This is an optimization exercise on Yosys and OpenROAD, whose aim is small area, a short achievable clock period and few clock cycles per item, not a production implementation. Where RTL was checked, it was by simulation tests only, not by an equivalence proof against the original. The series may have gaps, and a smaller design here may also do less where the tests do not look. No functional check of the RTL was part of runs 3 to 5.

### run.sh
#!/bin/bash
# synth_recipe.tcl (not shown) runs the flow's synth.tcl, then flattens the netlist and writes it again
# the make line also repeats each setting of config.mk as NAME=value (left out here)
make -C /OpenROAD-flow-scripts/flow DESIGN_CONFIG=/design/flow/config.mk WORK_HOME=/design/flow/orfs CLKGATE_MAP_FILE= SYNTH_SCRIPT=/design/flow/synth_recipe.tcl finish
### constraint.sdc
create_clock -name core_clock -period 10.0 [get_ports {clk}]
set_input_delay 2.0000 -clock core_clock [delete_from_list [all_inputs] [get_ports {clk}]]
set_output_delay 2.0000 -clock core_clock [all_outputs]
set_load 0.01 [all_outputs]
### config.mk
export PLATFORM = sky130hd
export DESIGN_NAME = matrix_mul
export DESIGN_NICKNAME = matrix_mul
export VERILOG_FILES = /design/flow/design.v
export SDC_FILE = /design/flow/constraint.sdc
export NUM_CORES = 4
export LEC_CHECK = 0
export CAP_MARGIN = 20
export CORE_MARGIN = 2
export CORE_UTILIZATION = 40
export PLACE_DENSITY = 0.6
export SLEW_MARGIN = 20
### design.v
module matrix_mul(
    input wire clk,
    input wire reset,
    input wire start,
    input wire [8:0][7:0] matrix_a,
    input wire [8:0][7:0] matrix_b,
    output reg [8:0][15:0] result,
    output reg done
);
reg [3:0] state;
reg [3:0] i, j, k;
reg [15:0] sum;
localparam IDLE = 4'd0, MULTIPLY = 4'd1, DONE = 4'd2;
always @(posedge clk or posedge reset) begin
    if (reset) begin
        state <= IDLE;
        done <= 0;
        i <= 0;
        j <= 0;
        k <= 0;
        sum <= 0;
    end else begin
        case (state)
            IDLE: begin
                if (start) begin
                    state <= MULTIPLY;
                    i <= 0;
                    j <= 0;
                    k <= 0;
                    sum <= 0;
                    done <= 0;
                end
            end
            MULTIPLY: begin
                if (k == 3) begin
                    result[i*3 + j] <= sum;
                    sum <= 0;
                    k <= 0;
                    if (j == 2) begin
                        j <= 0;
                        if (i == 2) begin
                            state <= DONE;
                        end else begin
                            i <= i + 1;
                        end
                    end else begin
                        j <= j + 1;
                    end
                end else begin
                    sum <= sum + matrix_a[i*3 + k] * matrix_b[k*3 + j];
                    k <= k + 1;
                end
            end
            DONE: begin
                done <= 1;
                state <= IDLE;
            end
        endcase
    end
end
endmodule
==> impl_results.md, run 1 <==
* RSZ-0062 raised after global routing: no
* Rows at 63
* Compound-Gate Fraction of Synth Area at 0.0674
* Crit. Startpoint: i[0]
* TritonCTS Buffers at 17
* Post-synth cell types at 56
* Final #Nets at approximately 1,500
* Fin crit period at ~7.7 ns
* Prevailing post-synth register cell: edfxtp_1
* Die H at ~180 um
* Post-DR wirelength/cell at between 15 and 20 um
* Cells along the critical path: inv_1 > ha_1 > fa_1 > nor3b_1 > nand3_1 > o21ai_0 > and2_1 > nand2_1 > fa_1 > inv_1 > fa_1 > fa_1 > fa_1 > ha_1 > a2111oi_0 > o21ai_0 > a41oi_1 > a21oi_1 > xor2_1 > a22o_1
* CP delay by family, top: adder cells
* Post-DP HPWL at ~26 mm
* Commonest non-fill, non-tap cells in the layout: clkdlybuf4s50_1 (291), edfxtp_1 (144), mux2_2 (133), inv_1 (91), ha_1 (63)
* Crit Path Max Fanout at 17
* Finished Layout Cells at ~1,600
* Max_cap viols at 0
* Routed vias at 8,638
* Slew Limit Fails at 0
* Hold Buf Count CTS at 0
* Post-Synthesis Cells at between 900 and 1,000
* Die X at approximately 180 um
* Final Cycle Share at 0.769
* Layout area overhead at 31.9%
* CTS Root Cell: clkbuf_16
* Final TNS setup at 0 ns
* DR vias/cell at about 5.3
* Mapped cell area at around 12,000 um2
* Critical path class: flop to flop
* Commonest non-fill, non-tap cell in the layout: clkdlybuf4s50_1
* Synth Net Count at between 1,000 and 1,500
* Gr usage total at 0.208
* Clock transition time at the flip-flop clock pins of the worst setup and hold paths at ~0.080 ns
* Flops & latches, synth at ~180
* Mean Syn Cell Area at between 10 and 15 um2
* Critical Path RT at 10.33 ns
* TritonCTS Sinks at roughly 180
* DRC at 0
* Simple-gate share of the synthesized area at 0.0782
* Die Footprint at roughly 32,000 um2
* Placed Cells incl. Taps at around 1,600
* Worst Hold End: sum[4]
* Worst Reg2Reg Path Length in Cells at 20
* Crit-path slowest cell: fa_1
* Layout cells sized above 1 at 0.183
* FMAX at around 130 MHz
* Clock buffer depth at 2
* Largest family of logic cells by synthesized area: multiplexers
* Final hold vios at 0
* Status: complete, no violations
* Ys async rst share at 0.177
* Setup crit end kind: flop
* Slew headroom at 0.279
* Flop2flop setup slack at approximately 2.3 ns
* Vias in the first global route at about 8,800
* WP buf/inv at 2
* CP peak stage delay at roughly 1.1 ns
* Post-synth EDFFs at about 140
* Initial Util at 0.409
* Core area at roughly 30,000 um2
* Post-CTS setup buffers at 0
* Min-delay worst type: flop to flop
* Synth warn at 1
* Antenna violations before repair at 0
* CP Launch Type: flop
Testbench counts for the RTL of run 1, summed over its fixed seeds: cycles 19,456, items 512.
==> run 1: final cells by class <==
| class | instances | area (um2) |
|---|---|---|
| Sequential cell | 175 | 5100 |
| Clock buffer | 17 | 425 |
| Clock inverter | 15 | 170 |
| Timing Repair Buffer | 302 | 3000 |
| Inverter | 91 | 342 |
| Multi-Input combinational cell | 643 | 6570 |
| Fill cell | 2574 | 13700 |
| Tap cell | 390 | 488 |
==> run 1: how the worst max path moves through the flow <==
stage               cells past startpoint   endpoint  slack (ns)
finish                                 20    sum[14]        2.31
global route                           20    sum[14]        1.72
CTS                                    20    sum[14]        2.29
detailed placement                     17    sum[14]        2.24
global placement                       20    sum[14]        2.42
floorplan                               1  result[0]        1.89
==> run 1: Yosys cell counts (all sizes together) (3+ instances only) <==
| cell | n | area, um2 |
|---|---|---|
| nand2b | 6 | 37.5 |
| o21a | 5 | 37.5 |
| inv | 91 | 342 |
| edfxtp | 144 | 4320 |
| clkbuf | 39 | 146 |
| xor2 | 6 | 52.6 |
| buf | 12 | 75.1 |
| a21o | 8 | 60.1 |
| nor3 | 19 | 106 |
| nor2b | 6 | 37.5 |
| xnor2 | 21 | 184 |
| a2111oi | 4 | 53.8 |
| nor3b | 3 | 27.5 |
| mux2 | 154 | 1730 |
| fa | 57 | 1140 |
| a21oi | 16 | 80.1 |
| a22oi | 8 | 60.1 |
| dfrtp | 31 | 776 |
| nand2 | 58 | 218 |
| a22o | 17 | 149 |
| mux4 | 32 | 721 |
| and3 | 10 | 62.6 |
| or3 | 3 | 18.8 |
| o21ai | 27 | 150 |
| o211ai | 5 | 65.1 |
| and2 | 24 | 150 |
| ha | 65 | 813 |
| nand3 | 20 | 100 |
| mux2i | 11 | 110 |
| nor2 | 33 | 124 |
==> run 1: metal layers <==
metal  routed length [um]  vias to the layer above  part of all wire  GRT usage
met3                 1700                       34             0.052     0.0324
met1                14200                     4278              0.44      0.269
met5                    0                        -                 0          0
met2                15600                      301              0.48      0.354
li1                     -                     4025                 -          -
met4                  868                        0             0.027     0.0722
==> run 1: state kept, by name (all words and copies together) (netlist names) <==
name,flops
result,144
sum,16
i,4
j,4
k,4
state,2
done,1
==> run 1: metrics by stage <==
stage           util  setup WS (ns)  hold slack [ns]  area (um2)
2_1_floorplan      -           1.89            0.501       12200
3_3_place_gp   0.519           2.42            0.531       15500
3_5_place_dp   0.519           2.24            0.552       15500
4_1_cts        0.539           2.29            0.567       16100
5_1_grt        0.540           1.72            0.589       16100
6_report       0.540           2.31            0.561       16100
==> run 1: cells by family after synthesis <==
| logic type | count (synthesis) |
|---|---|
| multiplexers | 197 |
| AND/OR/NAND/NOR | 192 |
| flip-flops | 175 |
| buffers and inverters | 142 |
| adder cells (fa/ha/maj) | 122 |
| AO/OA/AOI/OAI | 105 |
| XOR/XNOR | 27 |
==> run 1: worst reg2reg max path, cell delays in order, from the launching register on <==
cell and delay (ns):
dfrtp_1 0.48, inv_1 0.07, ha_1 0.38, fa_1 1.07, nor3b_1 0.82, nand3_1 0.14, o21ai_0 0.19, and2_1 0.32
nand2_1 0.12, fa_1 0.55, inv_1 0.05, fa_1 0.50, fa_1 0.51, fa_1 0.49, ha_1 0.36, a2111oi_0 0.45
o21ai_0 0.22, a41oi_1 0.36, a21oi_1 0.13, xor2_1 0.15, a22o_1 0.20
==> run_1/ir_drop.png <==
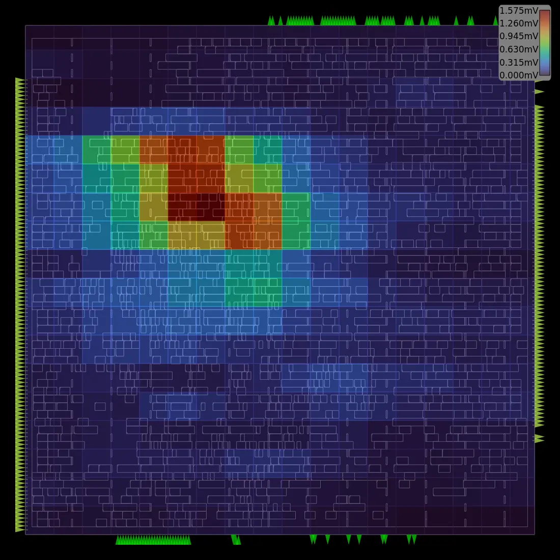

==> run_1/io_fan.png <==
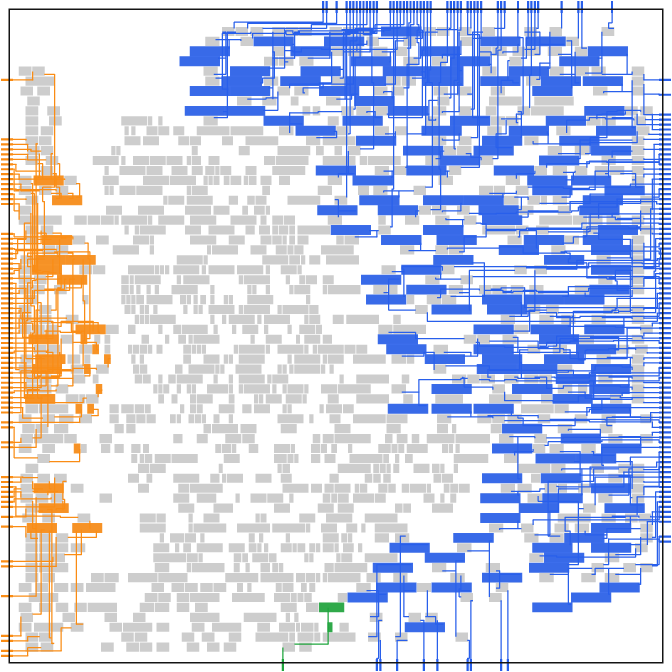
legend:
  matrix_a:
    colour: orange
    bits: 72
    direction: input
    end_cells: 24
    buffers: 72
    wire: 1,820 um
  result:
    colour: blue
    bits: 144
    direction: output
    end_cells: 144
    buffers: 144
    wire: 5,690 um
  reset:
    colour: green
    bits: 1
    direction: input
    end_cells: 2
    buffers: 1
    wire: 22.8 um
Port Buffers: 291
IO Count: 292

==> run_1/clk_routes.png <==
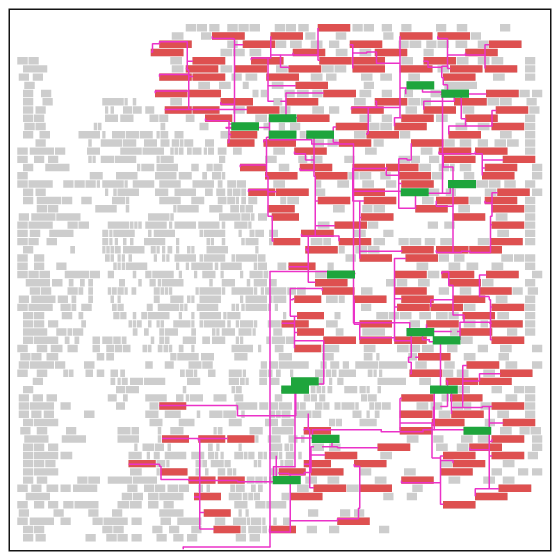
legend:
  clock drivers:
    colour: green
    count: 17
  clock wires:
    colour: magenta
    length: 2,170 um
  flip-flops:
    colour: red
    count: 175
routed clock nets: 18
skew final: 0.0128 ns
clock latency on the worst-skew pair: 0.43 ns

--- run 2 (diff from run 1) ---
==> design.v (replaced) <==
module matrix_mul(
    input wire clk,
    input wire reset,
    input wire start,
    input wire [8:0][7:0] matrix_a,
    input wire [8:0][7:0] matrix_b,
    output reg [8:0][15:0] result,
    output reg done
);
reg phase;
always @(posedge clk or posedge reset) begin
    if (reset) begin
        phase <= 1'b0;
        done  <= 1'b0;
    end else begin
        phase <= start & ~phase;
        if (phase)
            done <= 1'b1;
        else if (start)
            done <= 1'b0;
    end
end
wire [8:0][3:0] nib;
genvar e, i, j;
generate
    for (e = 0; e < 9; e = e + 1) begin : g_nib
        assign nib[e] = phase ? matrix_b[e][3:0] : matrix_b[e][7:4];
    end
    for (i = 0; i < 3; i = i + 1) begin : g_row
        for (j = 0; j < 3; j = j + 1) begin : g_col
            wire [15:0] acc = phase ? {result[i*3+j][11:0], 4'b0} : 16'd0;
            wire [15:0] s = acc
                          + matrix_a[i*3+0] * nib[0*3+j]
                          + matrix_a[i*3+1] * nib[1*3+j]
                          + matrix_a[i*3+2] * nib[2*3+j];
            always @(posedge clk)
                if (phase | start)
                    result[i*3+j] <= s;
        end
    end
endgenerate
endmodule
==> run 2 against run 1 <==
Against the previous run:
- non-clock buffer count stayed put
- final cell count grew to 3.1 times the previous value
- synthesized area grew to 2.9 times the previous value
- critical path depth is 1 lower
- count of clock-buffer cells in the layout is 2 higher
- register-to-register slack better by 1.0 ns
- sequential share of layout area is 21 points lower
- die area grew to 2.9 times the previous value
- setup slack better by 0.48 ns
- largest cell class unchanged
- highest routed layer is now met5
==> impl_results.md, run 2 <==
* Die Footprint at 91,200 um2 (+190%)
* Rows at 109 (+73%)
* Slew Limit Fails at 0 (unchanged)
* Die X at 302 um (+69%)
* Critical path class: primary input to flop
* Pre-CTS worst setup slack at 2.28 ns (+0.0448 ns)
* Dominant cell by count in the synthesized netlist: inv_1
* Post-CTS setup buffers at 0 (unchanged)
* Initial Util at 0.402 (-0.00688)
* Commonest non-fill, non-tap cell in the layout: inv_1
* Final Wtd Congestion at ~0.83
* Post-DR wirelength/cell at 18.7 um (-5.9%)
* Clock buffer depth at 2 (unchanged)
* Clock transition time at the flip-flop clock pins of the worst setup and hold paths at 0.07 ns (about the same)
* Hold Buf Count CTS at 0 (unchanged)
* Fin crit period at 7.20 ns (-0.484 ns)
* Top Registers: result x144, done x1, phase x1
* Max_cap viols at 0 (unchanged)
* Synth Net Count at 4,944 (+300%)
* Gr usage total at 0.221 (+0.0134)
* Port Buffers at 291 (unchanged)
* Setup Viol. Count Final at 0
* Cells along the critical path: clkdlybuf4s50_1 > mux2_2 > and2_1 > fa_1 > inv_1 > fa_1 > inv_1 > fa_1 > inv_1 > fa_1 > inv_1 > ha_1 > fa_1 > a211oi_1 > o21ai_0 > a31oi_1 > o21bai_1 > a21oi_1 > xnor2_1
* Status: complete, no violations
* First-pass GRT wire length at 152 mm
* Critical Path AT at between 7 and 8 ns
* RSZ-0062 raised after global routing: no
* Register area share after synthesis at 0.123
* Layout area overhead at 12.4%
* Synth warn at 1 (unchanged)
* Ys async rst share at 0.0137 (-0.163)
* Final hold vios at 0 (unchanged)
* Routed vias at 25,100 (+190%)
* Crit Path Max Fanout at 24 (+7)
* Post-Synthesis Cells at 3,753 (+290%)
* Worst-margin pin slew at between 0.8 and 0.9 ns
* Post-DP HPWL at 77.6 mm (+200%)
* Mapped cell area at 35,500 um2 (+190%)
* Reg with most FFs: result
* Layout cells sized above 1 at 0.0237 (-0.159)
* Core area at 88,200 um2 (+200%)
* Largest register FFs at 144 (unchanged)
* DR vias/cell at 4.93 (-6.8%)
* WL final at between 90 and 100 mm
* CTS Root Cell: clkbuf_16
* Routed Antenna Nets at 0
* Critical Path RT at 10.27 ns (-0.06 ns)
* TritonCTS Buffers at 17 (unchanged)
* Mean Syn Cell Area at 9.46 um2 (-26%)
* CP Launch Type: primary input
* Post-synth cell types at 59 (+5.4%)
* CP peak stage delay at 0.55 ns (-0.51 ns)
* Cell taking the most area after synthesis: fa_1
* Slew headroom at 0.401 (+0.121)
* DRC at 0 (unchanged)
* Vias in the first global route at 27,500 (+210%)
* Die H at 302 um (+69%)
* TritonCTS Sinks at 146 (-17%)
* Detailed-router iteration count before antenna repair at 5
* IO Count at 292 (unchanged)
* Top area cells in the synthesized netlist: fa_1 (41%), edfxtp_1 (12%), ha_1 (11%)
* Final TNS setup at 0 ns (unchanged)
* Top cells by count, synth: inv_1 (909), fa_1 (729), and2_1 (473)
* Htree depth at 4
* CTS tree: built
* Prevailing post-synth register cell: edfxtp_1
* Flops & latches, synth at 146 (-17%)
* Final #Nets at 5,104 (+240%)
* Total congestion overflow at 0
* Antenna violations before repair at 10 (+10)
* Min-delay worst type: flop to flop
* Worst setup margin at 2.80 ns (+0.484 ns)
* 1st-iter DRT viols at around 1,100
* Crit-path most repeated cell: fa_1
* Post-synth EDFFs at 144 (unchanged)
* Post_cts resized at 0
* Synth top area share at 0.411 (+0.0564)
* Largest net degree at the start of global routing at 59
* Commonest non-fill, non-tap cells in the layout: inv_1 (909), fa_1 (729), and2_1 (473), nand2_1 (466), ha_1 (315)
* Final Cycle Share at 0.720 (-0.0484)
* Setup crit end kind: flop
* Crit-path slowest cell: fa_1
* FMAX at 139 MHz (+6.7%)
Testbench counts for the RTL of run 2, summed over its fixed seeds: cycles 1,024, items 512.
run 2: cell count changes after synthesis, sizes merged, moves of 43 or more:
cell	change
ha	+250
fa	+672
mux2	-121
and2	+451
a21oi	+43
nor2b	+63
inv	+818
clkbuf	+115
nand2	+408
xnor2	+45
run 2: per-layer routing:
layer	global-route usage	up-vias	part of all wire
met4	0.0733	16	0.030
met3	0.0349	138	0.040
met2	0.394	449	0.52
met1	0.273	13100	0.41
li1	-	11400	-
met5	0	-	0.0010
run 2: logic make-up after synthesis:
kind of cell             synth area share
adder cells (fa/ha/maj)             0.522
multiplexers                       0.0124
buffers and inverters               0.114
AND/OR/NAND/NOR                     0.162
AO/OA/AOI/OAI                      0.0431
XOR/XNOR                           0.0232
flip-flops                          0.123
run 2: path summary, 6_finish.rpt:
check                        startpoint    endpoint  slack [ns]  cells past startpoint
setup / recovery           matrix_b[42]  result[92]        2.80                     19
hold / removal                     done        done        0.48                      1
setup reg to reg                  phase  result[62]        3.36                     19
hold reg to reg                    done        done        0.48                      1
max in group asynchronous         reset       phase        8.27                      2
min in group asynchronous         reset       phase        1.61                      2
run 2: worst max-delay path, delay by kind of cell:
kind | cells | cell delay (ns)
xor gates and xnor gates | 1 | 0.10
and+or+nand+nor | 1 | 0.28
buffers and inverters | 5 | 0.62
muxes | 1 | 0.49
adders and majority gates | 6 | 2.76
AOI/OAI and AO/OA | 5 | 1.19
run 2: cell type report:
| class | instances | area, um2 |
|---|---|---|
| tap | 1165 | 1460 |
| clock buffer | 19 | 443 |
| sequential | 146 | 4380 |
| inverter | 909 | 3410 |
| fill | 8551 | 48300 |
| antenna | 3 | 7.51 |
| multi-input combinational | 2537 | 27100 |
| clock inverter | 13 | 129 |
| timing repair buffer | 302 | 3000 |
run 2: through the flow:
step                cell area [um2]  hold slack, ns  utilization  std cells
finish                        39900           0.483        0.452       5094
floorplan                     35500           0.518            -       3753
detailed placement            39300           0.469        0.446       5059
global placement              39300           0.463        0.446       5059
global route                  39900           0.518        0.452       5092
CTS                           39900           0.487        0.452       5091
==> run_2/io_fan.png <==
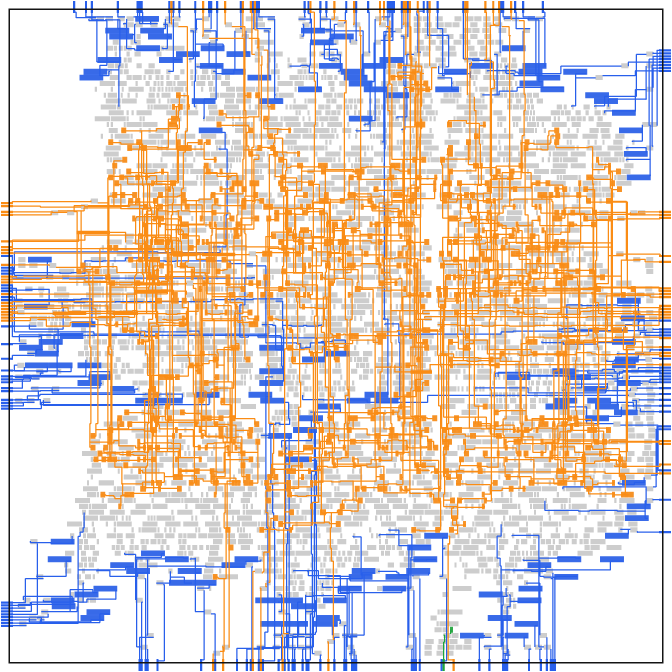
legend:
  matrix_a:
    colour: orange
    bits: 72
    direction: input
    end_cells: 864
    buffers: 74
    wire: 23.3 mm
  result:
    colour: blue
    bits: 144
    direction: output
    end_cells: 144
    buffers: 144
    wire: 9,180 um
  reset:
    colour: green
    bits: 1
    direction: input
    end_cells: 1
    buffers: 1
    wire: 14.9 um

==> run_2/detail.png <==
The bar under the picture is 20 um long. Region (50, 50) to (100, 100) um. Cells in grey, sequential cells in the stronger grey; small squares are vias.
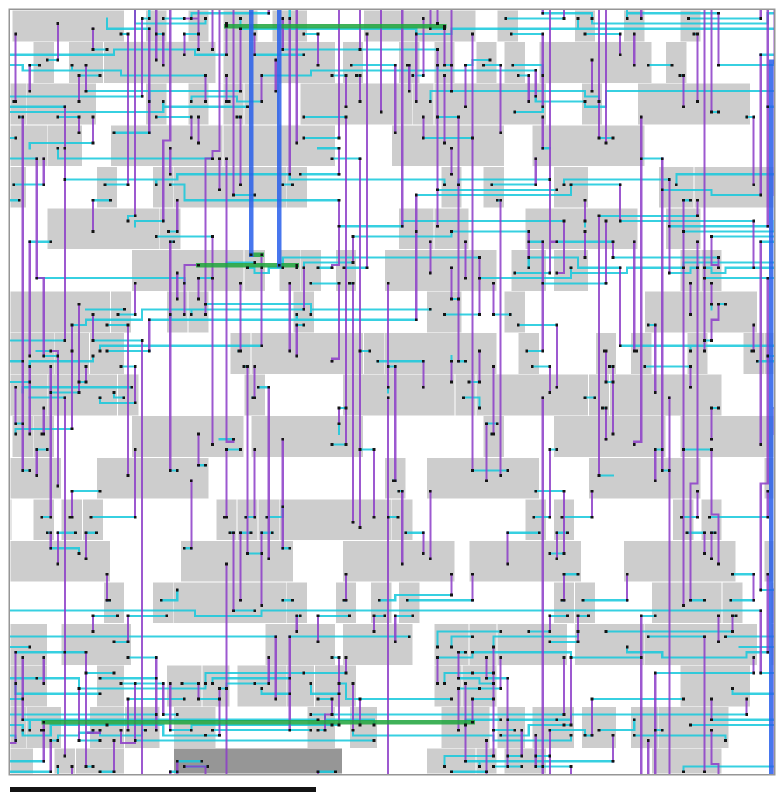
legend:
  metal 3:
    colour: green
  metal 4:
    colour: blue
  metal 1:
    colour: cyan
  metal 2:
    colour: purple
most frequent: inv_1 (51), fa_1 (40), nand2_1 (22)
cells with their middle in the window: 167
netlist names of flops here include: result (1)
sequential cells in the window: 1

==> run_2/ir_drop.png <==
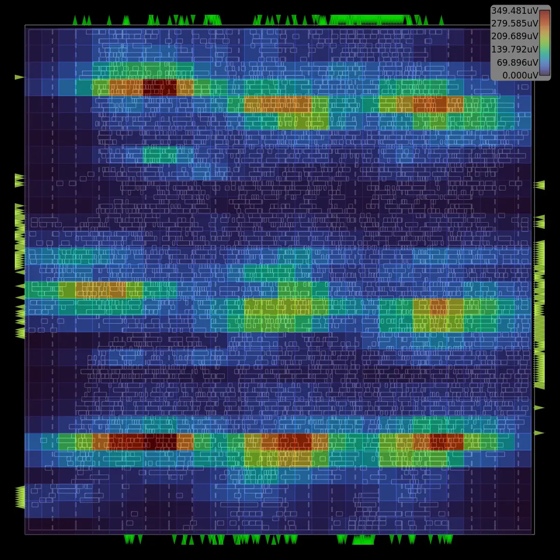

==> run_2/clk_routes.png <==
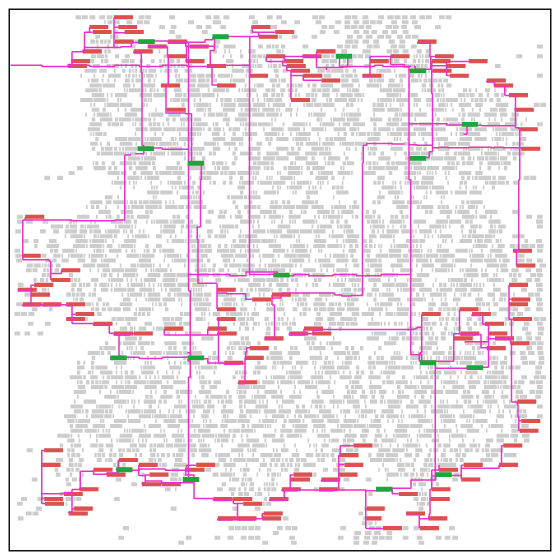
legend:
  clock wires:
    colour: magenta
    length: 3,740 um
  flip-flops:
    colour: red
    count: 146
  clock drivers:
    colour: green
    count: 17
routed clock nets: 18
flops lie: spread over the die
skew final: 0.0293 ns
clock latency on the worst-skew pair: 0.55 ns

## Run 3: large edit since run 2, in outline
design.v: 42 -> 1619 lines; modules unchanged: 0
  matrix_mul: edited, 42 -> 1615 lines
  fa: new, 4 lines
==> module fa as of run 3 <==
module fa(input wire a, input wire b, input wire c, output wire s, output wire co);
    assign s = a ^ b ^ c;
    assign co = (a & b) | (a & c) | (b & c);
endmodule
--- a/config.mk
+++ b/config.mk
@@ -11,2 +11,3 @@
 export PLACE_DENSITY = 0.6
 export SLEW_MARGIN = 20
+export SYNTH_HIERARCHICAL = 1
==> run 3 against run 2 <==
Against the previous run:
- sequential share of layout area grew 2.6 points
- critical endpoint is now result[79]
- final cell count fell by 27%
- register-to-register slack got worse by 0.39 ns
- critical path type unchanged
==> impl_results.md, run 3 <==
* Worst Reg2Reg Path Length in Cells at 15 (-4)
* Clock buffer depth at 2 (unchanged)
* Cells along the critical path: clkdlybuf4s50_1 > mux2_2 > nand2_1 > fa_1 > fa_1 > fa_1 > fa_1 > fa_1 > fa_1 > fa_1 > ha_1 > a211oi_1 > o21ai_0 > or4_1 > a41oi_1
* Post-synth cell types at 40 (-32%)
* Clock transition time at the flip-flop clock pins of the worst setup and hold paths at 0.06 ns (about the same)
* Antenna violations before repair at 0 (-10)
* Final #Nets at 3,734 (-27%)
* Fin crit period at 7.71 ns (+0.511 ns)
* Layout area overhead at 14.7%
* CTS tree: built
* Prevailing post-synth register cell: edfxtp_1
* TritonCTS Buffers at 17 (unchanged)
* Synth warn at 7 (+6)
* Ys async rst share at 0.0137 (unchanged)
* DRC at 0 (unchanged)
* Die X at 269 um (-11%)
* Cell taking the most area after synthesis: fa_1
* Top cells by count, synth: nand2_1 (1,005), fa_1 (774), clkbuf_1 (156)
* IO Count at 292 (unchanged)
* Hold Buf Count CTS at 0 (unchanged)
* Commonest non-fill, non-tap cell in the layout: nand2_1
* Final Cycle Share at 0.771 (+0.0511)
* Flops & latches, synth at 146 (unchanged)
* Htree depth at 4 (unchanged)
* Post-DP HPWL at 70.4 mm (-9.4%)
* Post_cts resized at 0 (unchanged)
* # fillers at 6,427 (-25%)
* Synth Net Count at 3,576 (-28%)
* Routed Antenna Nets at 0 (unchanged)
* WL final at 91.8 mm (-3.5%)
* Largest net degree at the start of global routing at 62 (+5.1%)
* Status: complete, no violations
* Port Buffers at 291 (unchanged)
* Critical Path RT at 10.34 ns (+0.07 ns)
* Flop2flop setup slack at 2.97 ns (-0.39 ns)
* Crit-path slowest cell: mux2_2
* Layout cells sized above 1 at 0.0333 (+0.00961)
* Total congestion overflow at 0 (unchanged)
* Dominant cell by count in the synthesized netlist: nand2_1
* Post-Synthesis Cells at 2,592 (-31%)
* # diodes at 0 (-3)
* CTS Root Cell: clkbuf_16
* Register area share after synthesis at 0.155 (+0.0320)
* Setup crit end kind: flop
* Hold slack final at 0.488 ns (+0.00513 ns)
* Slew headroom at 0.350 (-0.0507)
* CP peak stage delay at 0.71 ns (+0.16 ns)
* Post-synth EDFFs at 144 (unchanged)
* Detailed-router iteration count before antenna repair at 5 (unchanged)
* Crit-path most repeated cell: fa_1
* Setup Viol. Count Final at 0 (unchanged)
* Commonest non-fill, non-tap cells in the layout: nand2_1 (1,004), fa_1 (774), clkdlybuf4s50_1 (291), edfxtp_1 (144), xnor2_1 (72)
* Slew Limit Fails at 0 (unchanged)
* Synth top area share at 0.550 (+0.139)
* Post-DR wirelength/cell at 24.8 um (+33%)
* Top area cells in the synthesized netlist: fa_1 (55%), edfxtp_1 (15%), nand2_1 (13%)
* 1st-iter DRT viols at 1,809 (+59%)
* Hold Path Depth at 1 (unchanged)
* Die Footprint at 72,600 um2 (-20%)
* Critical path class: primary input to flop
* Worst-margin pin slew at 0.972 ns (+0.0730 ns)
* First-pass GRT wire length at 144 mm (-5.8%)
* Critical Path AT at 8.05 ns (+0.58 ns)
* Final hold vios at 0 (unchanged)
* TritonCTS Sinks at 146 (unchanged)
* Vias in the first global route at 24,100 (-12%)
* CP Launch Type: primary input
* Gr usage total at 0.260 (+0.0388)
* Max_cap viols at 0 (unchanged)
* Reg with most FFs: result
* RSZ-0062 raised after global routing: no
* Crit Path Max Fanout at 24 (unchanged)
* Top Registers: result x144, done x1, phase x1
* Final Wtd Congestion at 0.897 (+7.5%)
* Routed vias at 21,100 (-16%)
-- run 3: path summary, 6_finish.rpt --
check                                  start          to
min in group asynchronous              reset       phase
worst max-delay path            matrix_b[15]  result[79]
worst max register to register         phase  result[79]
worst min register to register          done        done
worst min-delay path                    done        done
max in group asynchronous              reset       phase
-- run 3: layout make-up --
type	count	area (um2)	share of cell area
multi-input cells	2227	23000	0.711
flip-flops and latches	146	4380	0.135
repair buffers	299	2970	0.0919
well taps	940	1180	0.0364
clock buffers	20	437	0.0135
inverters	59	221	0.00685
clock inverters	12	159	0.00491
-- run 3: cells by family after synthesis --
group           after synthesis  synth area share
flops                       146             0.155
buf+inv                     219            0.0293
fa+ha+maj                   837             0.578
compound gates              132            0.0330
xor+xnor                    106            0.0329
mux                          36            0.0144
simple gates               1116             0.157
-- run 3: worst max-delay path: cells and delay by family --
family          cells  cell delay (ns)
simple gates        2             0.72
mux                 1             0.71
fa+ha+maj           8             3.44
compound gates      3             0.67
buf+inv             1             0.45
-- run 3: Yosys stat by module (local to each module, per instance) --
module / cells inside / flops+latches / times used / area, um2
fa: 1 / 0 / 774 / 20.0
matrix_mul: 1818 / 146 / 1 / 12700
-- run 3: through the flow --
step                      cells  setup slack [ns]  utilization  cell area [um2]
after floorplan            2592              2.96            -            28200
after global placement     3671              1.94        0.454            31700
after detailed placement   3671              1.86        0.454            31700
after CTS                  3703              2.35        0.463            32300
after global routing       3703              2.04        0.463            32300
final                      3703              2.29        0.463            32300
-- run 3: routing by layer --
metal / GRT usage / part of all wire
met5: 0 / 0
met4: 0.0917 / 0.032
met3: 0.0738 / 0.10
met2: 0.416 / 0.47
met1: 0.340 / 0.39
==> run_3/detail.png <==
The bar under the picture is 20 um long. Region (42, 42) to (92, 92) um. Cells in grey, sequential cells in the stronger grey; small squares are vias.
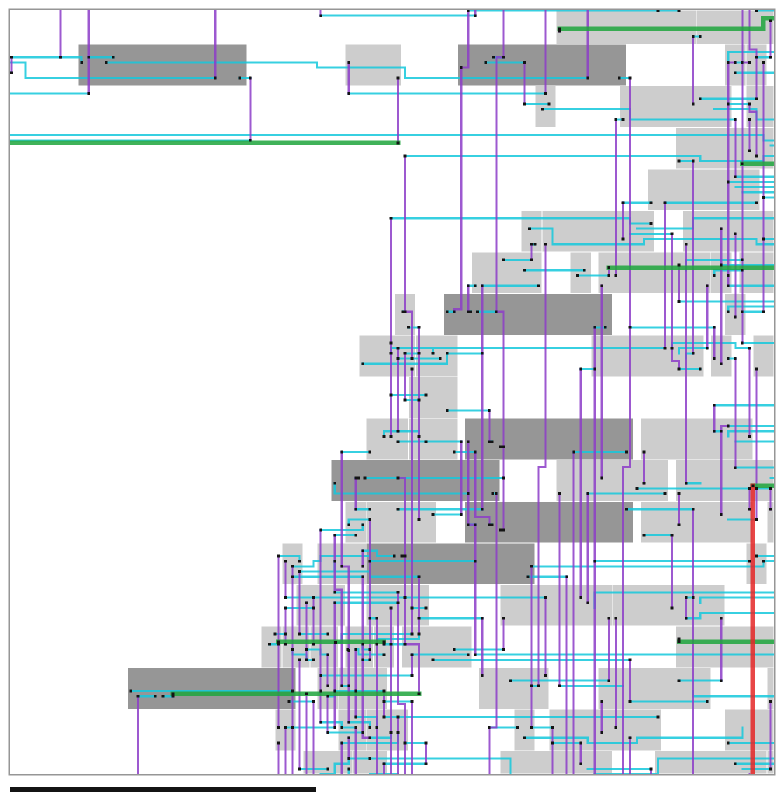
legend:
  metal 1:
    colour: cyan
  metal 2:
    colour: purple
  metal 3:
    colour: green
  metal 4:
    colour: red
most frequent: fa_1 (18), nand2_1 (9), edfxtp_1 (8)
cells with their middle in the window: 66
netlist names of flops here include: result (8)
sequential cells in the window: 8

==> run_3/io_fan.png <==
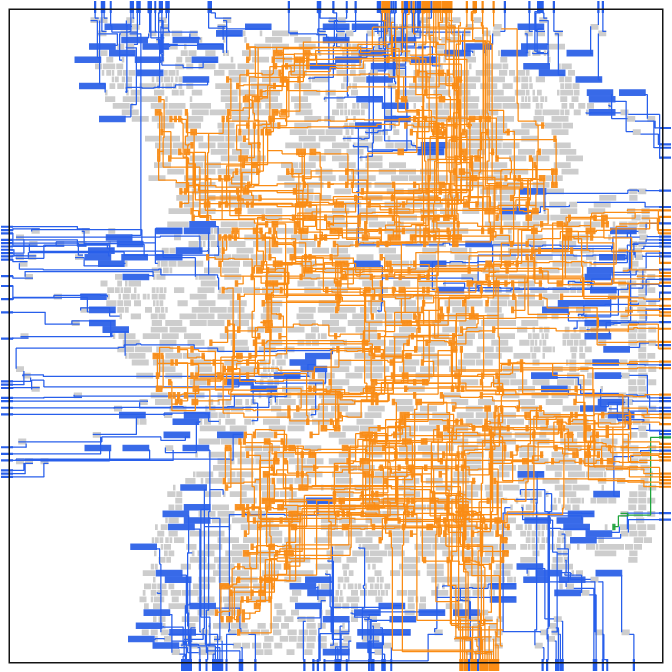
legend:
  matrix_a:
    colour: orange
    bits: 72
    direction: input
    end_cells: 864
    buffers: 75
    wire: 22.4 mm
  reset:
    colour: green
    bits: 1
    direction: input
    end_cells: 1
    buffers: 1
    wire: 60.1 um
  result:
    colour: blue
    bits: 144
    direction: output
    end_cells: 144
    buffers: 144
    wire: 8,310 um

==> run_3/cell_density.png <==
27 x 27 tiles, from white (low) to dark blue (high), 0 to 100% covered.
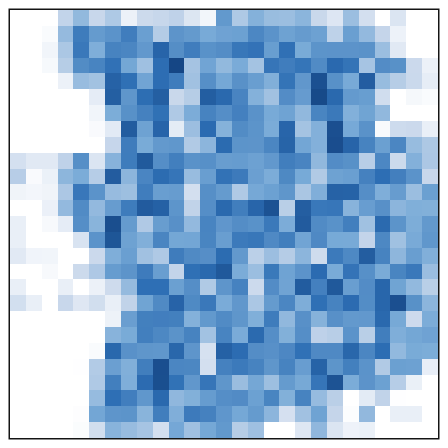
emptiest ninth of the die: lower left
mean over tiles: 43%
nearly empty tiles: 16%
Initial Util: 0.403
utilization after layout: 0.463
core area: 69,900 um2

==> run_3/clk_routes.png <==
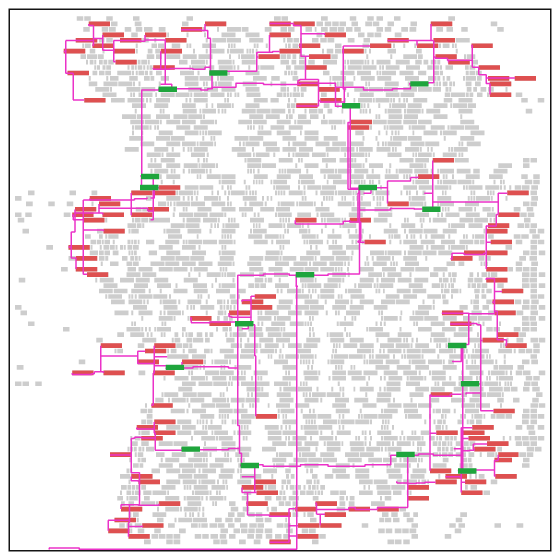
legend:
  flip-flops:
    colour: red
    count: 146
  clock wires:
    colour: magenta
    length: 3,080 um
  clock drivers:
    colour: green
    count: 17
routed clock nets: 18
clock latency on the worst-skew pair: 0.50 ns
skew final: 0.0112 ns

--- run 4 (diff from run 3) ---
--- a/config.mk
+++ b/config.mk
@@ -11,2 +11,3 @@
 export PLACE_DENSITY = 0.6
+export SETUP_SLACK_MARGIN = 4
 export SLEW_MARGIN = 20
==> run 4 against run 3 <==
Against the previous run:
- non-clock buffer count up 228
- still clean
- first-iteration DRC count up 74%
- maximum frequency up 17%
- critical path type unchanged
- critical endpoint is now result[12]
==> impl_results.md, run 4 <==
* Placement Cell Area at 32,500 um2 (+2.3%)
* First-pass GRT wire length at 172 mm (+20%)
* Post-synth EDFFs at 144 (unchanged)
* 1st-iter DRT viols at 3,148 (+74%)
* Synth top area share at 0.550 (unchanged)
* WL final at 118 mm (+29%)
* Cell taking the most area after synthesis: fa_1
* Routed Antenna Nets at 0 (unchanged)
* Detailed-router iteration count before antenna repair at 8 (+3)
* Post-DR wirelength/cell at 29.6 um (+19%)
* Slew headroom at 0.357 (+0.00646)
* R2R Path Start: phase
* Crit Path Max Fanout at 12 (-50%)
* Cells along the critical path: buf_2 > nand2_1 > fa_1 > fa_2 > fa_2 > fa_1 > fa_2 > fa_2 > fa_2 > or3_4 > buf_4 > buf_6 > o41ai_4 > xnor2_1
* Final #Nets at 4,020 (+7.7%)
* Routed vias at 24,000 (+14%)
* DRC at 0 (unchanged)
* Fin crit period at 6.58 ns (-1.13 ns)
* Status: complete, no violations
* Register area share after synthesis at 0.155 (unchanged)
* TritonCTS Sinks at 146 (unchanged)
* Top cells by count, synth: nand2_1 (1,005), fa_1 (774), clkbuf_1 (156)
* Initial Util at 0.403 (unchanged)
* Max_cap viols at 0 (unchanged)
* Synth Net Count at 3,576 (unchanged)
* Clock buffer depth at 2 (unchanged)
* Largest net degree at the start of global routing at 80 (+29%)
* TritonCTS Buffers at 17 (unchanged)
* Worst Reg2Reg Path Length in Cells at 16 (+1)
* Final hold vios at 0 (unchanged)
* Critical Path AT at 6.83 ns (-1.22 ns)
* Hold Path Depth at 1 (unchanged)
* Critical Path RT at 10.25 ns (-0.09 ns)
* Hold Buf Count CTS at 0 (unchanged)
* Reg with most FFs: result
* Final Cycle Share at 0.658 (-0.113)
* Layout cells sized above 1 at 0.308 (+0.275)
* CTS tree: built
* CP Launch Type: primary input
* Setup crit end kind: flop
* Critical path class: primary input to flop
* Crit-path slowest cell: fa_2
* Prevailing post-synth register cell: edfxtp_1
* Synth warn at 7 (unchanged)
==> run 4: cell count changes in the layout (fill, tap and decap cells not counted), sizes merged <==
cell	previous run	this run
clkdlybuf4s50	291	148
inv	60	71
clkdlybuf4s15	0	29
buf	8	343
clkdlybuf4s18	0	3
diode	0	11
mux2	36	94
dlygate4sd2	0	1
clkinvlp	1	0
bufinv	3	1
clkinv	7	2
==> run 4: critical path, delay by kind of cell <==
kind	cells	cell delay (ns)
AO/OA/AOI/OAI	1	0.37
adder cells (fa/ha/maj)	7	3.12
buffers and inverters	3	0.62
AND/OR/NAND/NOR	2	0.56
XOR/XNOR	1	0.13
==> run 4: routing by layer <==
layer  up-vias  share of wire  GRT usage
li1       9147              -          -
met1     12300           0.34      0.388
met2      2026           0.44      0.497
met3       535           0.15      0.150
met4        12          0.063      0.181
met5         -         0.0011    0.00592
==> run 4: worst max-delay path by stage <==
stage,end,slack (ns),cells past startpoint
after global placement,result[13],2.27,14
after CTS,result[61],3.48,15
after global routing,result[13],3.33,13
final,result[12],3.42,14
after floorplan,result[13],3.16,14
after detailed placement,result[13],2.14,14
==> run 4: through the flow <==
stage	setup slack, ns	instances	hold WS, ns
floorplan	3.16	2592	0.518
global placement	2.27	3669	0.468
detailed placement	2.14	3669	0.465
CTS	3.48	3934	0.484
global route	3.33	3996	0.509
finish	3.42	4000	0.476
==> run 4: modules after synthesis, one instance, submodules excluded <==
module      times used  area, um2  cells
matrix_mul           1      12700   1818
fa                 774       20.0      1
==> run 4: cell type report <==
| cell class | instances | area (um2) |
|---|---|---|
| inverters | 59 | 221 |
| well taps | 940 | 1180 |
| multi-input cells | 2285 | 25800 |
| repair buffers | 527 | 5320 |
| fillers | 5912 | 32400 |
| flip-flops and latches | 146 | 4380 |
| diodes | 11 | 27.5 |
| clock inverters | 15 | 161 |
| clock buffers | 17 | 425 |
==> run 4: logic make-up (layout without fill, tap and decap cells) <==
kind of cell,Yosys count,count (layout),synth area share
simple gates,1116,1116,0.157
fa+ha+maj,837,837,0.578
buf+inv,219,618,0.0293
flops,146,146,0.155
compound gates,132,132,0.0330
xor+xnor,106,106,0.0329
mux,36,94,0.0144
other cells,0,11,0
==> run 4: what timing repair did <==
action	in CTS	in global routing
endpoints found under the setup margin	91	72
gates resized for setup	956	194
setup buffers	179	51
gates cloned	54	4
pin swaps	203	132
==> run_4/clk_routes.png <==
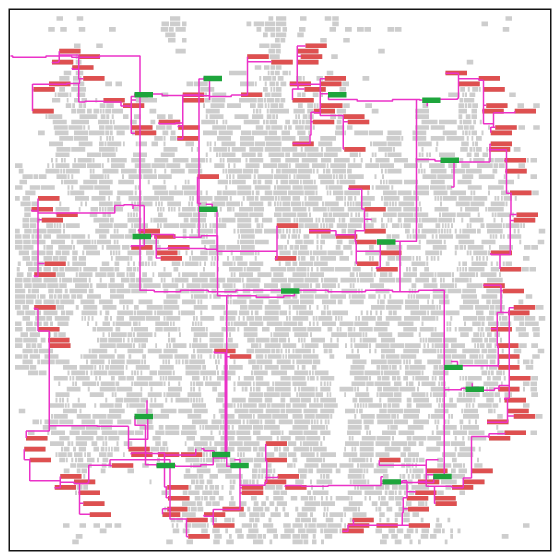
legend:
  clock drivers:
    colour: green
    count: 17
  clock wires:
    colour: magenta
    length: 3,130 um
  flip-flops:
    colour: red
    count: 146
flops lie: spread over the die
routed clock nets: 18
skew final: 0.00708 ns
clock latency on the worst-skew pair: 0.51 ns

==> run_4/io_fan.png <==
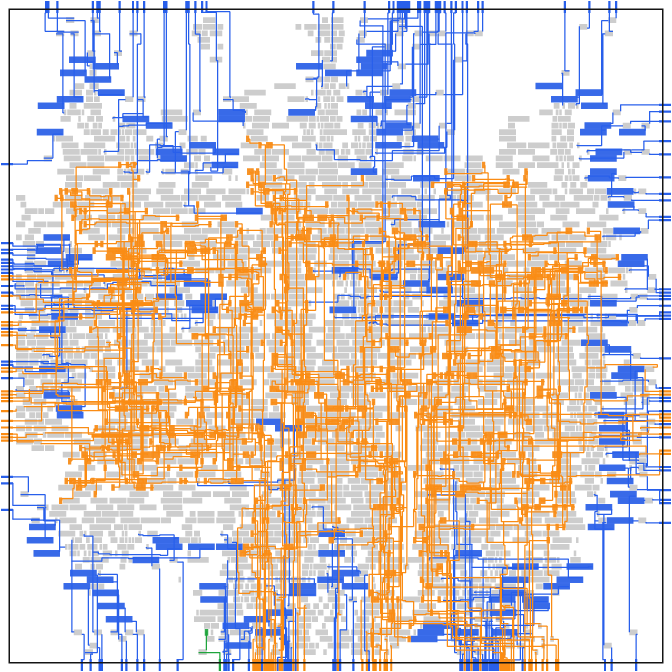
legend:
  reset:
    colour: green
    bits: 1
    direction: input
    end_cells: 1
    buffers: 1
    wire: 19.9 um
  result:
    colour: blue
    bits: 144
    direction: output
    end_cells: 144
    buffers: 144
    wire: 8,820 um
  matrix_a:
    colour: orange
    bits: 72
    direction: input
    end_cells: 864
    buffers: 73
    wire: 21.3 mm

==> run_4/detail.png <==
The bar under the picture is 20 um long. Region (42, 42) to (92, 92) um. Cells in grey, sequential cells in the stronger grey; small squares are vias.
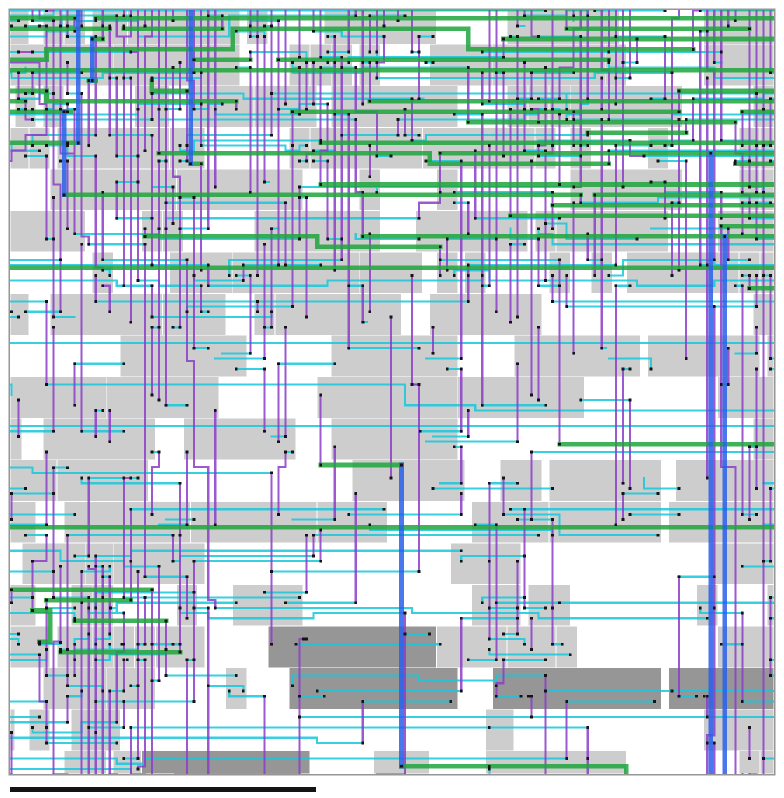
legend:
  metal 3:
    colour: green
  metal 2:
    colour: purple
  metal 4:
    colour: blue
  metal 1:
    colour: cyan
cells with their middle in the window: 133
sequential cells in the window: 5
netlist names of flops here include: result (5)
most frequent: nand2_1 (43), fa_1 (27), fa_2 (16)

==> run_4/cell_density.png <==
27 x 27 tiles, from white (low) to dark blue (high), 0 to 100% covered.
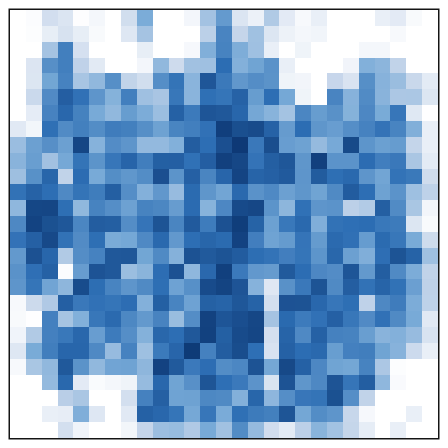
emptiest ninth of the die: upper right
mean over tiles: 50%
nearly empty tiles: 11%
utilization after layout: 0.536

--- run 5: outline of the changes from run 4 ---
design.v: 1619 -> 1798 lines; modules unchanged: 1
  matrix_mul: edited, 1615 -> 1788 lines
  nmux: new, 3 lines
  xnr: new, 3 lines
==> module xnr as of run 5 <==
module xnr(input wire a, input wire b, output wire y);
    assign y = ~(a ^ b);
endmodule
==> module nmux as of run 5 <==
module nmux(input wire [7:0] b, input wire lo, output wire [3:0] n);
    assign n = lo ? b[3:0] : b[7:4];
endmodule
==> flow/run.sh (new file) <==
#!/bin/bash
# Standard ORFS layout; the only change: ports are buffered with buf_1 cells
# instead of the default delay buffers. Full tool output goes to standard.log.
bash standard.sh finish "BUFFER_PORTS_ARGS=-buffer_cell sky130_fd_sc_hd__buf_1" > standard.log 2>&1
==> standard.sh (new file) <==
#!/bin/bash
# synth_recipe.tcl (not shown) runs the flow's synth.tcl, then flattens the netlist and writes it again
# the make line also repeats each setting of config.mk as NAME=value (left out here)
make -C /OpenROAD-flow-scripts/flow DESIGN_CONFIG=/design/flow/config.mk WORK_HOME=/design/flow/orfs CLKGATE_MAP_FILE= SYNTH_SCRIPT=/design/flow/synth_recipe.tcl "${@:-finish}"
--- a/config.mk
+++ b/config.mk
@@ -10,5 +10,5 @@
 export CORE_UTILIZATION = 40
 export PLACE_DENSITY = 0.6
-export SETUP_SLACK_MARGIN = 4
+export SETUP_SLACK_MARGIN = 3
 export SLEW_MARGIN = 20
 export SYNTH_HIERARCHICAL = 1
removed: run.sh
==> run 5 against run 4 <==
Against the previous run:
- count of clock-buffer cells in the layout unchanged
- routed wire length down 13%
- via count up 1.4%
- final cell count up 7.7%
- die area up 11%
- hold slack better by 0.032 ns
- clock skew up 0.0081 ns
- synthesized cell count up 21%
- register-to-register slack worse by 0.19 ns
- sequential cell count unchanged
- non-clock buffer count down 213
- critical path type unchanged
- largest cell class unchanged
==> impl_results.md, run 5 <==
* Crit Path Max Fanout at 15 (+3)
* Rows at 102
* Final hold vios at 0 (unchanged)
* Hold Buf Count CTS at 0 (unchanged)
* Cells along the critical path: buf_1 > nand2_1 > fa_1 > fa_1 > fa_1 > fa_1 > fa_1 > ha_1 > a211o_1 > a211oi_1 > a211oi_1 > o22ai_1 > o21ai_0 > xor2_1
* Post-DR wirelength/cell at 24.0 um (-19%)
* CTS tree: built
* Antenna violations before repair at 7
* Top cells by count, synth: nand2_1 (1,006), fa_1 (711), clkbuf_1 (197)
* FMAX at 147 MHz
* Post-synth EDFFs at 144 (unchanged)
* Slew Limit Fails at 0
* Cell taking the most area after synthesis: fa_1
* RSZ-0062 raised after global routing: no
* Min-delay worst type: flop to flop
* Clock buffer depth at 2 (unchanged)
* TritonCTS Buffers at 17 (unchanged)
* Commonest non-fill, non-tap cells in the layout: nand2_1 (1,006), fa_1 (711), buf_1 (290), xnor2_1 (144), edfxtp_1 (144)
* Flops & latches, synth at between 100 and 150
* Routed Antenna Nets at 0 (unchanged)
* Crit-path most repeated cell: fa_1
* CP delay by family, top: adder cells
* Critical path class: primary input to flop
* TritonCTS Sinks at 146 (unchanged)
* Status: complete, no violations
* CP Launch Type: primary input
* Reg with most FFs: result
* Top area cells in the synthesized netlist: fa_1 (45%), edfxtp_1 (14%), nand2_1 (12%)
* Crit-path slowest cell: buf_1
* Largest register FFs at 144
* Max_cap viols at 0 (unchanged)
* First-pass GRT wire length at 158 mm (-8.3%)
* Post-synth cell types at 62
* Synth warn at 7 (unchanged)
* Final Cycle Share at 0.682 (+0.0242)
* Detailed-router iteration count before antenna repair at 6 (-2)
* Vias in the first global route at 25,800
* Layout cells sized above 1 at 0.0637 (-0.245)
* Htree depth at 4
* Die Footprint at 80,700 um2
* Clock transition time at the flip-flop clock pins of the worst setup and hold paths at approximately 0.080 ns
* 1st-iter DRT viols at 2,201 (-30%)
* CP peak stage delay at around 0.77 ns
* Commonest non-fill, non-tap cell in the layout: nand2_1
* Ys async rst share at 0.0137
* Critical Path RT at 10.24 ns (about the same)
* Final TNS setup at 0 ns
* Crit. Startpoint: matrix_a[19]
* CTS Root Cell: clkbuf_16
* Synth Net Count at 4,112 (+15%)
* Prevailing post-synth register cell: edfxtp_1
* Layout area overhead at 7.72%
* Top Registers: result x144, done x1, phase x1
* WL final at 103 mm (-13%)
* IO Count at approximately 300
* Final Wtd Congestion at roughly 0.92
* Setup crit end kind: flop
* Setup Viol. Count Final at 0
* Die H at about 280 um
* Gr usage total at 0.260
* Die X at 284 um
* Port Buffers at 291
* Critical Path AT at 7.06 ns (+0.23 ns)
* Post-DP HPWL at 82.5 mm
* Mean Syn Cell Area at 10.0 um2
* DRC at 0 (unchanged)
* Total congestion overflow at 0
* DR vias/cell at roughly 5.7
* Hold path startpoint: done
* Synth top area share at 0.453 (-0.0965)
* R2R Path Start: phase
* Flop2flop setup slack at roughly 3.6 ns
* Worst-margin pin slew at approximately 1.1 ns
* Largest net degree at the start of global routing at 106 (+33%)
* Routed vias at 24,400 (+1.4%)
* Fin crit period at 6.82 ns (+0.242 ns)
* Post-Synthesis Cells at ~3,100
* Slew headroom at 0.281 (-0.0757)
* WP buf/inv at 1 (-2)
* Mapped cell area at approximately 31,000 um2
* Register area share after synthesis at 0.139 (-0.0159)
* Final #Nets at 4,238 (+5.4%)
* Dominant cell by count in the synthesized netlist: nand2_1
## run 5: cell types whose count changed after synthesis, sizes merged, moves of 41 or more
cell and delta:
a21oi +78, mux2 +72, xnor2 +72, nand4 +69
fa -63, ha +63, clkbuf +41
## run 5: cells by family (layout without fill, tap and decap cells)
| family | Yosys count | in the layout | synth area share |
|---|---|---|---|
| AND/OR/NAND/NOR | 1270 | 1270 | 0.168 |
| adder cells (fa/ha/maj) | 837 | 837 | 0.504 |
| AO/OA/AOI/OAI | 294 | 294 | 0.0611 |
| buffers and inverters | 271 | 410 | 0.0324 |
| XOR/XNOR | 200 | 200 | 0.0558 |
| flip-flops | 146 | 146 | 0.139 |
| multiplexers | 110 | 110 | 0.0394 |
| other | 0 | 1 | 0 |
## run 5: cell type report
type	instances	area, um2
flip-flops and latches	146	4380
fillers	7578	43800
clock inverters	15	164
well taps	1040	1300
clock buffers	17	425
diodes	1	2.50
repair buffers	314	1300
inverters	64	240
multi-input cells	2711	26000
## run 5: routing by layer
metal	track usage	vias to the layer above	part of all wire
met3	0.0609	124	0.089
li1	-	10500	-
met1	0.362	12600	0.43
met2	0.409	1148	0.46
met5	0	-	0.00074
met4	0.0682	12	0.020
## run 5: worst paths after layout
| kind | to | cells past startpoint |
|---|---|---|
| max | result[30] | 14 |
| min | done | 1 |
| max reg2reg | result[125] | 15 |
| min reg2reg | done | 1 |
| max in group asynchronous | phase | 2 |
| min in group asynchronous | phase | 2 |
## run 5: per-stage QoR
step | hold WS, ns | cells | cell area (um2) | setup slack (ns)
final | 0.509 | 4308 | 33800 | 3.18
after global routing | 0.533 | 4307 | 33800 | 3.00
after CTS | 0.514 | 4306 | 33800 | 3.26
after detailed placement | 0.494 | 4274 | 33200 | 2.69
after global placement | 0.475 | 4274 | 33200 | 2.82
after floorplan | 0.518 | 3128 | 31400 | 3.21
## run 5: timing repair
action / in CTS / in global routing
buffers inserted: 0 / 1
hold endpoints to repair: 0 / 0
endpoints found under the setup margin: 0 / 5
gates resized for setup: 0 / 3
## run 5: modules after synthesis, one instance, submodules excluded
module | area (um2) | flops+latches | times used
fa | 20.0 | 0 | 702
matrix_mul | 15300 | 146 | 1
nmux | 45.0 | 0 | 27
xnr | 8.76 | 0 | 90
==> run_5/clk_routes.png <==
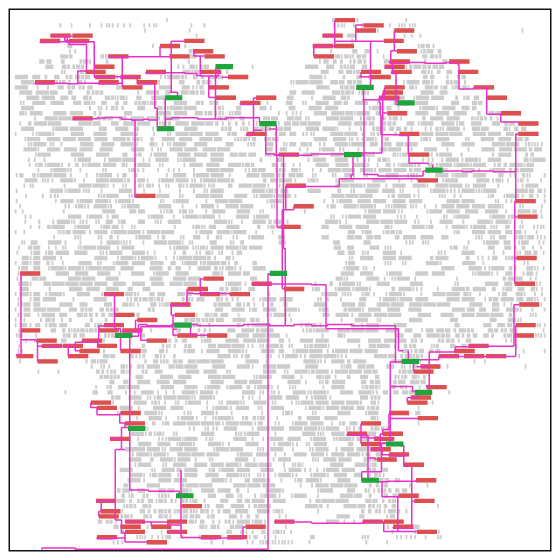
legend:
  clock drivers:
    colour: green
    count: 17
  flip-flops:
    colour: red
    count: 146
  clock wires:
    colour: magenta
    length: 3,530 um
routed clock nets: 18
clock latency on the worst-skew pair: 0.50 ns
skew final: 0.0152 ns

==> run_5/io_fan.png <==
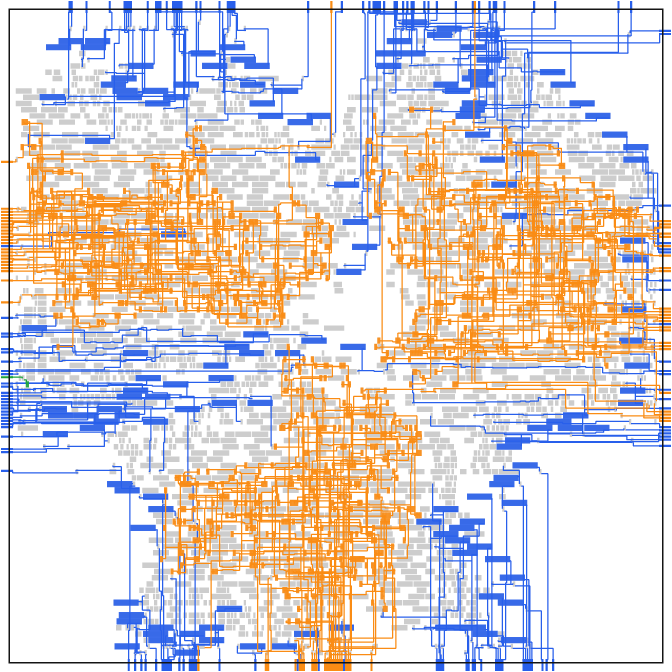
legend:
  matrix_a:
    colour: orange
    bits: 72
    direction: input
    end_cells: 927
    buffers: 89
    wire: 20.2 mm
  reset:
    colour: green
    bits: 1
    direction: input
    end_cells: 1
    buffers: 1
    wire: 8.10 um
  result:
    colour: blue
    bits: 144
    direction: output
    end_cells: 144
    buffers: 144
    wire: 9,530 um

==> run_5/ir_drop.png <==
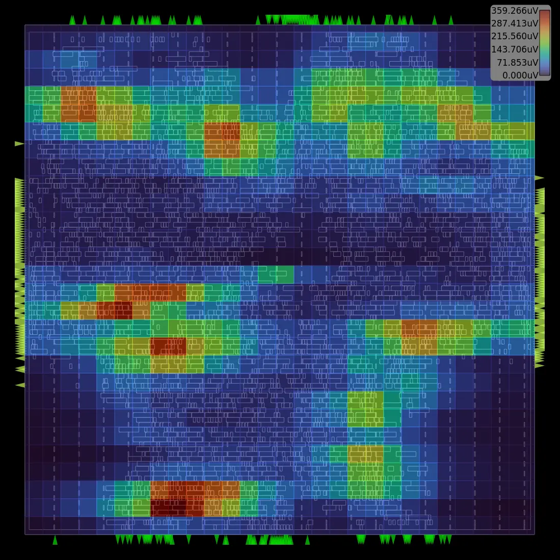

==> run_5/cell_density.png <==
28 x 28 tiles, from white (low) to dark blue (high), 0 to 100% covered.
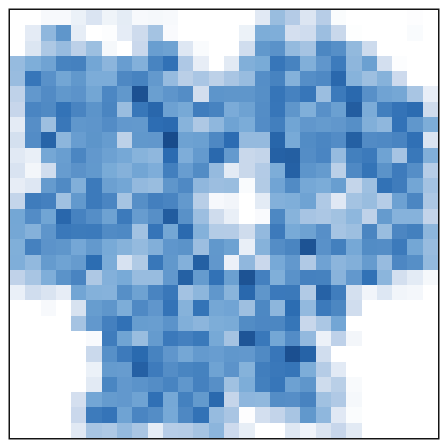
fullest tile: 89%
nearly empty tiles: 17%
mean over tiles: 40%
tiles over 75% full: 4.5%
core area: 77,600 um2
Initial Util: 0.405
utilization after layout: 0.436

## afterwards: timing with drivers on the ports
No port has a modelled driver above. Below, the same layouts with a new extraction and two added sets of constraints. Step 1 sets driving cells, clkbuf_16 on the clock port and buf_2 on the other inputs (assumed; they add their load-dependent delay and slew). Step 2 times the ports against the registers' clock, not the clock port: input delays grow and output delays shrink by t, the midpoint of the rising clock arrivals with the driver on. a / b / c = ideal / step 1 / step 2; a / b = the first two.
run	t, ns	setup WS [ns]	worst setup path at the end	worst slew at a driven data input, ns
run 1	0.475	2.315 / 2.315 / 2.192	input to register	0.09
run 2	0.603	2.798 / 2.843 / 2.240	input to register	0.12
run 3	0.557	2.288 / 2.325 / 1.767	input to register	0.09
run 4	0.571	3.421 / 3.453 / 2.882	input to register	0.10
run 5	0.558	3.179 / 3.212 / 2.654	input to register	0.11
After both steps every run listed still meets setup and hold. The setup slack of run 2, which loses most, moves by +0.045 ns with the drivers and by -0.558 ns with both steps.
